This is an optimization exercise on Yosys and OpenROAD, whose aim is small area and few clock cycles per item, not a production implementation. No functional check of the RTL was part of this run. No activity file was given, so power comes from the tool's default toggle rates.

==> flow/design.v <==
module aq_axils_sample
(
  input         ARESETN,
  input         ACLK,
  input [31:0]  S_AXI_AWADDR,
  input [3:0]   S_AXI_AWCACHE,
  input [2:0]   S_AXI_AWPROT,
  input         S_AXI_AWVALID,
  output        S_AXI_AWREADY,
  input [31:0]  S_AXI_WDATA,
  input [3:0]   S_AXI_WSTRB,
  input         S_AXI_WVALID,
  output        S_AXI_WREADY,
  output        S_AXI_BVALID,
  input         S_AXI_BREADY,
  output [1:0]  S_AXI_BRESP,
  input [31:0]  S_AXI_ARADDR,
  input [3:0]   S_AXI_ARCACHE,
  input [2:0]   S_AXI_ARPROT,
  input         S_AXI_ARVALID,
  output        S_AXI_ARREADY,
  output [31:0] S_AXI_RDATA,
  output [1:0]  S_AXI_RRESP,
  output        S_AXI_RVALID,
  input         S_AXI_RREADY,
  output [31:0] LOCAL_REG0,
  output [31:0] LOCAL_REG1,
  output [31:0] LOCAL_REG2,
  output [31:0] LOCAL_REG3
);
  localparam S_IDLE   = 2'd0;
  localparam S_WRITE  = 2'd1;
  localparam S_WRITE2 = 2'd2;
  localparam S_READ   = 2'd3;
  reg [1:0]     state;
  reg           reg_rnw;
  reg [31:0]    reg_addr, reg_wdata;
  reg [3:0]     reg_be;
  reg           reg_wallready;
  wire          local_cs, local_rnw, local_ack;
  wire [3:0]    local_be;
  wire [31:0]   local_addr, local_wdata, local_rdata;
  always @( posedge ACLK or negedge ARESETN ) begin
    if( !ARESETN ) begin
      state         <= S_IDLE;
      reg_rnw       <= 1'b0;
      reg_addr      <= 32'd0;
      reg_wdata     <= 32'd0;
      reg_be        <= 4'd0;
      reg_wallready <= 1'b0;
    end else begin
      if( S_AXI_WVALID ) begin
        reg_wdata     <= S_AXI_WDATA;
        reg_be        <= S_AXI_WSTRB;
        reg_wallready <= 1'b1;
      end else if( local_ack & S_AXI_BREADY ) begin
        reg_wallready <= 1'b0;
      end
      case( state )
        S_IDLE: begin
          if( S_AXI_AWVALID ) begin
            reg_rnw   <= 1'b0;
            reg_addr  <= S_AXI_AWADDR;
            state     <= S_WRITE;
          end else if( S_AXI_ARVALID ) begin
            reg_rnw   <= 1'b1;
            reg_addr  <= S_AXI_ARADDR;
            state     <= S_READ;
          end
        end
        S_WRITE: begin
          if( reg_wallready ) begin
            state     <= S_WRITE2;
          end
        end
        S_WRITE2: begin
          if( local_ack & S_AXI_BREADY ) begin
            state     <= S_IDLE;
          end
        end
        S_READ: begin
          if( local_ack & S_AXI_RREADY ) begin
            state     <= S_IDLE;
          end
        end
        default: state <= S_IDLE;
      endcase
    end
  end
  assign S_AXI_AWREADY  = ( state == S_WRITE || state == S_IDLE )?1'b1:1'b0;
  assign S_AXI_WREADY   = ( state == S_WRITE || state == S_IDLE )?1'b1:1'b0;
  assign S_AXI_BVALID   = ( state == S_WRITE2 )?local_ack:1'b0;
  assign S_AXI_BRESP    = 2'b00;
  assign S_AXI_ARREADY  = ( state == S_READ  || state == S_IDLE )?1'b1:1'b0;
  assign S_AXI_RVALID   = ( state == S_READ )?local_ack:1'b0;
  assign S_AXI_RRESP    = 2'b00;
  assign S_AXI_RDATA    = ( state == S_READ )?local_rdata:32'd0;
  wire          wr_ena, rd_ena, wr_ack;
  reg           rd_ack;
  reg [31:0]    reg_rdata;
  assign local_cs           = (( state == S_WRITE2 )?1'b1:1'b0) | (( state == S_READ )?1'b1:1'b0) | 1'b0;
  assign local_rnw          = reg_rnw;
  assign local_addr[31:0]   = reg_addr[31:0];
  assign local_be[3:0]      = reg_be[3:0];
  assign local_wdata[31:0]  = reg_wdata[31:0];
  assign local_ack          = wr_ack | rd_ack;
  assign local_rdata[31:0]  = reg_rdata[31:0];
  assign wr_ena = (local_cs & ~local_rnw)?1'b1:1'b0;
  assign rd_ena = (local_cs &  local_rnw)?1'b1:1'b0;
  assign wr_ack = wr_ena;
  localparam A_REG0 = 8'h00;
  localparam A_REG1 = 8'h04;
  localparam A_REG2 = 8'h08;
  localparam A_REG3 = 8'h0C;
  reg [31:0]    reg_data0, reg_data1, reg_data2, reg_data3;
  always @(posedge ACLK or negedge ARESETN) begin
    if(!ARESETN) begin
      reg_data0[31:0] <= 32'd0;
      reg_data1[31:0] <= 32'd0;
      reg_data2[31:0] <= 32'd0;
      reg_data3[31:0] <= 32'd0;
    end else begin
      if(wr_ena) begin
        case(local_addr[7:0] & 8'hFC)
          A_REG0:
            begin
              reg_data0[31:0] <= local_wdata[31:0];
            end
          A_REG1:
            begin
              reg_data1[31:0] <= local_wdata[31:0];
            end
          A_REG2:
            begin
              reg_data2[31:0] <= local_wdata[31:0];
            end
          A_REG3:
            begin
              reg_data3[31:0] <= local_wdata[31:0];
            end
          default:
            begin
            end
        endcase
      end
    end
  end
  always @(posedge ACLK or negedge ARESETN) begin
    if(!ARESETN) begin
      reg_rdata[31:0] <= 32'd0;
      rd_ack <= 1'b0;
    end else begin
      rd_ack <= rd_ena;
      if(rd_ena) begin
        case(local_addr[7:0] & 8'hFC)
          A_REG0:   reg_rdata[31:0] <= reg_data0[31:0];
          A_REG1:   reg_rdata[31:0] <= reg_data1[31:0];
          A_REG2:   reg_rdata[31:0] <= reg_data2[31:0];
          A_REG3:   reg_rdata[31:0] <= reg_data3[31:0];
          default:  reg_rdata[31:0] <= 32'd0;
        endcase
      end
    end
  end
  assign LOCAL_REG0[31:0] = reg_data0[31:0];
  assign LOCAL_REG1[31:0] = reg_data1[31:0];
  assign LOCAL_REG2[31:0] = reg_data2[31:0];
  assign LOCAL_REG3[31:0] = reg_data3[31:0];
endmodule
==> flow/run.sh <==
#!/bin/bash
# synth_recipe.tcl (not shown) runs the flow's synth.tcl, then flattens the netlist and writes it again
# the make line also repeats each setting of config.mk as NAME=value (left out here)
make -C /OpenROAD-flow-scripts/flow DESIGN_CONFIG=/design/flow/config.mk WORK_HOME=/design/flow/orfs CLKGATE_MAP_FILE= SYNTH_SCRIPT=/design/flow/synth_recipe.tcl finish
==> flow/config.mk <==
export PLATFORM = sky130hd
export DESIGN_NAME = aq_axils_sample
export DESIGN_NICKNAME = aq_axils_sample
export VERILOG_FILES = /design/flow/design.v
export SDC_FILE = /design/flow/constraint.sdc
export NUM_CORES = 4
export LEC_CHECK = 0
export CAP_MARGIN = 20
export CORE_MARGIN = 2
export CORE_UTILIZATION = 35
export SLEW_MARGIN = 20
==> flow/constraint.sdc <==
create_clock -name core_clock -period 5.0 [get_ports {ACLK}]
set_input_delay 1.0000 -clock core_clock [delete_from_list [all_inputs] [get_ports {ACLK}]]
set_output_delay 1.0000 -clock core_clock [all_outputs]
set_load 0.01 [all_outputs]
==> images/gate_families.png <==
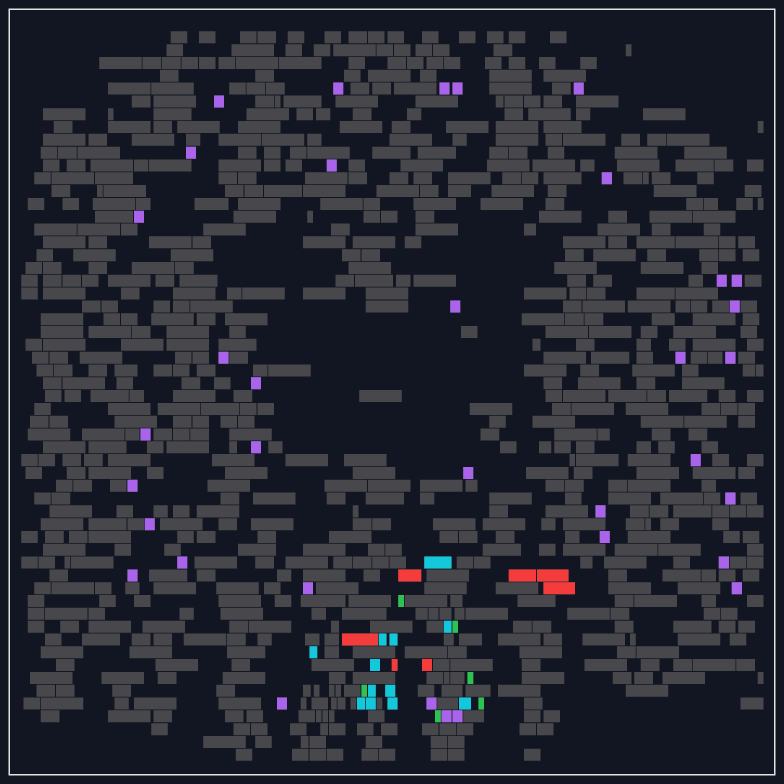
- green: inverters (cells 6; most used inv_1; where bottom middle)
- cyan: inverting AOI/OAI gates (cells 12; where bottom middle)
- red: NOR gates (cells 7; most used nor3b_4; where bottom middle)
- purple: AND and OR gates (cells 35; most used and2_1; where spread over the die)

==> images/final_all.png <==
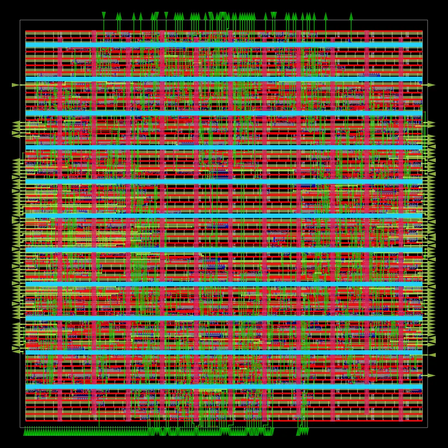
die area: 26300 um2
utilization after layout: 0.488
die width: 162 um
Non-Filler Instances: 1117
row count: 57

==> images/pdn.png <==
The bar under the picture is 50 um long. Pins as bars on the die edge.
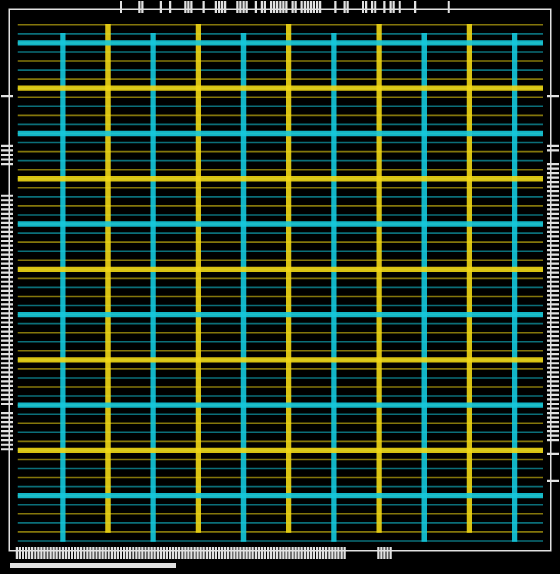
- yellow: VDD
- cyan: VSS
- met5 straps: 11
- rows: 57

==> images/final_clocks.png <==
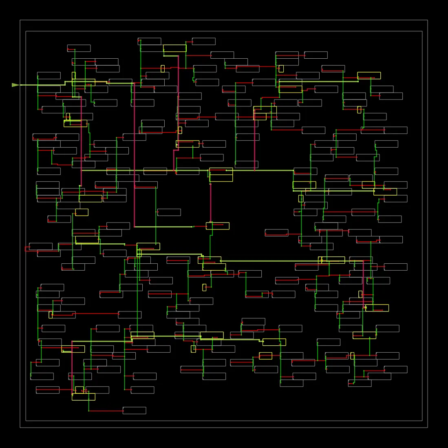
Clock Power: 1.64 mW
num sequential: 203
CTS sink cnt: 203
TritonCTS Buffers: 24

==> run_results.csv <==
group,metric,value,unit
outcome,status,"finished clean",
power,cellInternalPower,4.46,mW
detailed_routing,routed_wl,24.3,mm
detailed_routing,remaining_drc_errors,0,
yosys,ys_top_cells_by_area,"dfrtp_1 58%, mux2_2 20%, mux4_2 8.2%",
placed_design,gp_congestion,0.755,
setup_path,cp-start-kind,"flop",
finish,fillerInstances,2154,
yosys,yosysWarnings,1,
timing,fin_setup_tns,0,ns
setup_path,r2r-start,"state[0]",
finish,fin_nets,899,
yosys,ys_ff_latch,203,
power,p_leak,5.30,nW
grt,grt_pass1_wl,37.5,mm
setup_path,slowest_delay,0.74,ns
setup_path,r2r_setup_slack,1.89,ns
die,core,24500,um2
finish,layout_common_cells,"213 x clkdlybuf4s50_1, 201 x dfrtp_1, 158 x mux2_2, 36 x a22o_1, 34 x and2_1",
timing,max_slew_margin,0.290,
worst_hold_path,hold_end,"reg_rdata[5]",
clock_tree,cts_max_level,1,
yosys,synth_cell_type_count,36,
finish,syn2layout_area_growth,36.3,%
yosys,synth_common_cells,"203 x dfrtp_1, 158 x mux2_2, 36 x a22o_1, 34 x and2_1, 32 x mux4_2",
worst_hold_path,hold_depth,1,
yosys,syn_area_per_cell,15.5,um2
placed_design,dp_slack,1.79,ns
power,p_sw,2.01,mW
timing,setup_viol,0,
setup_path,reg2reg_to,"reg_data2[29]",
detailed_routing,drt-initial-drc-count,212,
setup_path,crit_chain,"ha_2 > and2_1 > clkdlybuf4s50_1",
timing,clock_skew,0.00828,ns
yosys,ys.flop_type,"dfrtp_1",
setup_path,required,4.00,ns
clock_tree,clock_path_buffers,3,
clock_tree,hold_buffers,0,
finish,drive_above_1_share,0.312,
setup_path,critPathCaptureType,"primary output",
grt,grt_antenna_before_repair,0,
finish,final_common_cell,"clkdlybuf4s50_1",
yosys,synthCells,565,
clock_tree,cts_resized,0,
yosys,ys_async_sr_fraction,1.00,
placed_design,dp_cells,1072,
detailed_routing,antenna_left,0,
worst_hold_path,hold_start,"reg_rdata[5]",
clock_tree,cts_setup_buffers,0,
grt,grt_max_degree,111,
power,clkPwrFrac,0.253,
timing,grt_setup_unrepaired,"no",
clock_tree,clkTransAtPathRegs,0.05,ns
power,p_per_area,542,nW/um2
power,ir_drop,0.000263,V
clock_tree,cts_root_buffer,"clkbuf_16",
yosys,ys_seq_area_frac,0.580,
die,initial_core_util,0.358,
detailed_routing,drtPass1Iterations,4,
grt,grt_overflow,0,
power,pwr-share-comb,0.355,
placed_design,dp_hpwl,15.3,mm
setup_path,cp_slowest_cell,"ha_2",
timing,period_share,0.696,
setup_path,crit_type,"reg -> out",
worst_hold_path,min_path_type,"reg -> reg",
detailed_routing,vias_per_cell,5.07,
finish,multi_input_area,3450,um2
timing,period_needed,3.48,ns
timing,tightestPinTransition,1.06,ns
yosys,synth_top_cell_by_area,"dfrtp_1",
grt,grt_pass1_vias,6366,
grt,grt_util_all_layers,0.185,
clock_tree,cts_tree,"built",
run,drv_cap,0,
detailed_routing,wl_per_cell,21.8,um
yosys,synth.cell_area,8760,um2
setup_path,cp_max_fo,37,
clock_tree,insertion_delay,0.50,ns
setup_path,ff2ff_path_depth,6,
timing,hold_viol,0,
finish,seqCellArea,5080,um2
yosys,yosysMostFrequentCell,"dfrtp_1",
yosys,synth_top_area_share,0.580,
power,report.power.total,6.47,mW
timing,fmax,0.287,GHz
setup_path,worstPathArrival,2.48,ns
-- metal layers --
metal / vias to the layer above / track usage / routed length [um]
met3: 26 / 0.0575 / 1920
li1: 2481 / - / -
met1: 2966 / 0.237 / 10200
met5: - / 0 / 0
met4: 0 / 0.0354 / 282
met2: 193 / 0.314 / 11900
-- worst max path at each step --
stage	start	end
2_1_floorplan	state[0]	S_AXI_WREADY
3_3_place_gp	state[0]	reg_data2[20]
3_5_place_dp	state[0]	reg_data2[21]
4_1_cts	state[0]	S_AXI_RDATA[31]
5_1_grt	state[0]	S_AXI_RDATA[0]
6_report	state[0]	S_AXI_RDATA[0]
-- stage by stage --
step | hold WS, ns | util | area (um2)
after floorplan | 0.450 | - | 8770
after global placement | 0.468 | 0.457 | 11200
after detailed placement | 0.479 | 0.457 | 11200
after CTS | 0.491 | 0.488 | 11900
after global routing | 0.520 | 0.488 | 11900
final | 0.498 | 0.488 | 11900
-- sequential cells by signal (all words and copies together) (netlist names) --
name	count
reg_data0	32
local_addr	6
reg_rdata	32
reg_data3	32
reg_wallready	1
reg_data2	32
reg_wdata	32
state	2
reg_data1	32
reg_rnw	1
rd_ack	1
-- power by group through the flow --
| stage | sequential (mW) | clock (mW) | combinational [mW] |
|---|---|---|---|
| final | 2.54 | 1.64 | 2.29 |
| after global routing | 2.61 | 1.76 | 2.45 |
| after CTS | 2.54 | 1.69 | 2.34 |
| after detailed placement | 2.57 | 0 | 2.33 |
| after global placement | 2.52 | 0 | 2.31 |
| after floorplan | 2.58 | 0 | 1.06 |
-- worst max-delay path: cells and delay by family (launching register included) --
kind          cells  cell delay, ns
fa+ha+maj         1            0.74
buf+inv           1            0.60
flops             1            0.39
simple gates      1            0.24
-- cell families after synthesis --
group                    after synthesis  synth area share
AO/OA/AOI/OAI                         52            0.0478
adder cells (fa/ha/maj)                4           0.00571
buffers and inverters                 50            0.0301
flip-flops                           203             0.580
multiplexers                         195             0.291
other                                  1          0.000428
AND/OR/NAND/NOR                       60            0.0446
-- layout make-up --
cell class | instances | share of cell area
sequential | 203 | 0.426
multi-input combinational | 315 | 0.289
timing repair buffer | 224 | 0.187
clock buffer | 39 | 0.0601
tap | 324 | 0.0340
clock inverter | 5 | 0.00241
inverter | 6 | 0.00189
antenna | 1 | 0.000210

==> afterwards: timing with drivers on the ports <==
In the flow no input, the clock included, has a driving cell. The finished layout below was timed again as built, in two steps. Step 1 sets driving cells, clkbuf_16 on the clock port and buf_2 on the other inputs (assumed; they add their load-dependent delay and slew). Step 2 moves the port delays by t, midway between the first and last clock arrival at a register: inputs arrive t later, outputs are due t later. That takes back most of the time a late clock gives input paths. Three values: ideal, step 1, step 2; two values: the first two.
shift t [ns]: 0.543
slack for setup (ns): 1.522 / 1.476 / 1.886
worst data-port slew with drivers (ns): 0.07
After both steps this run still meets setup and hold. The setup slack of this run moves by -0.046 ns with the drivers and by +0.364 ns with both steps.
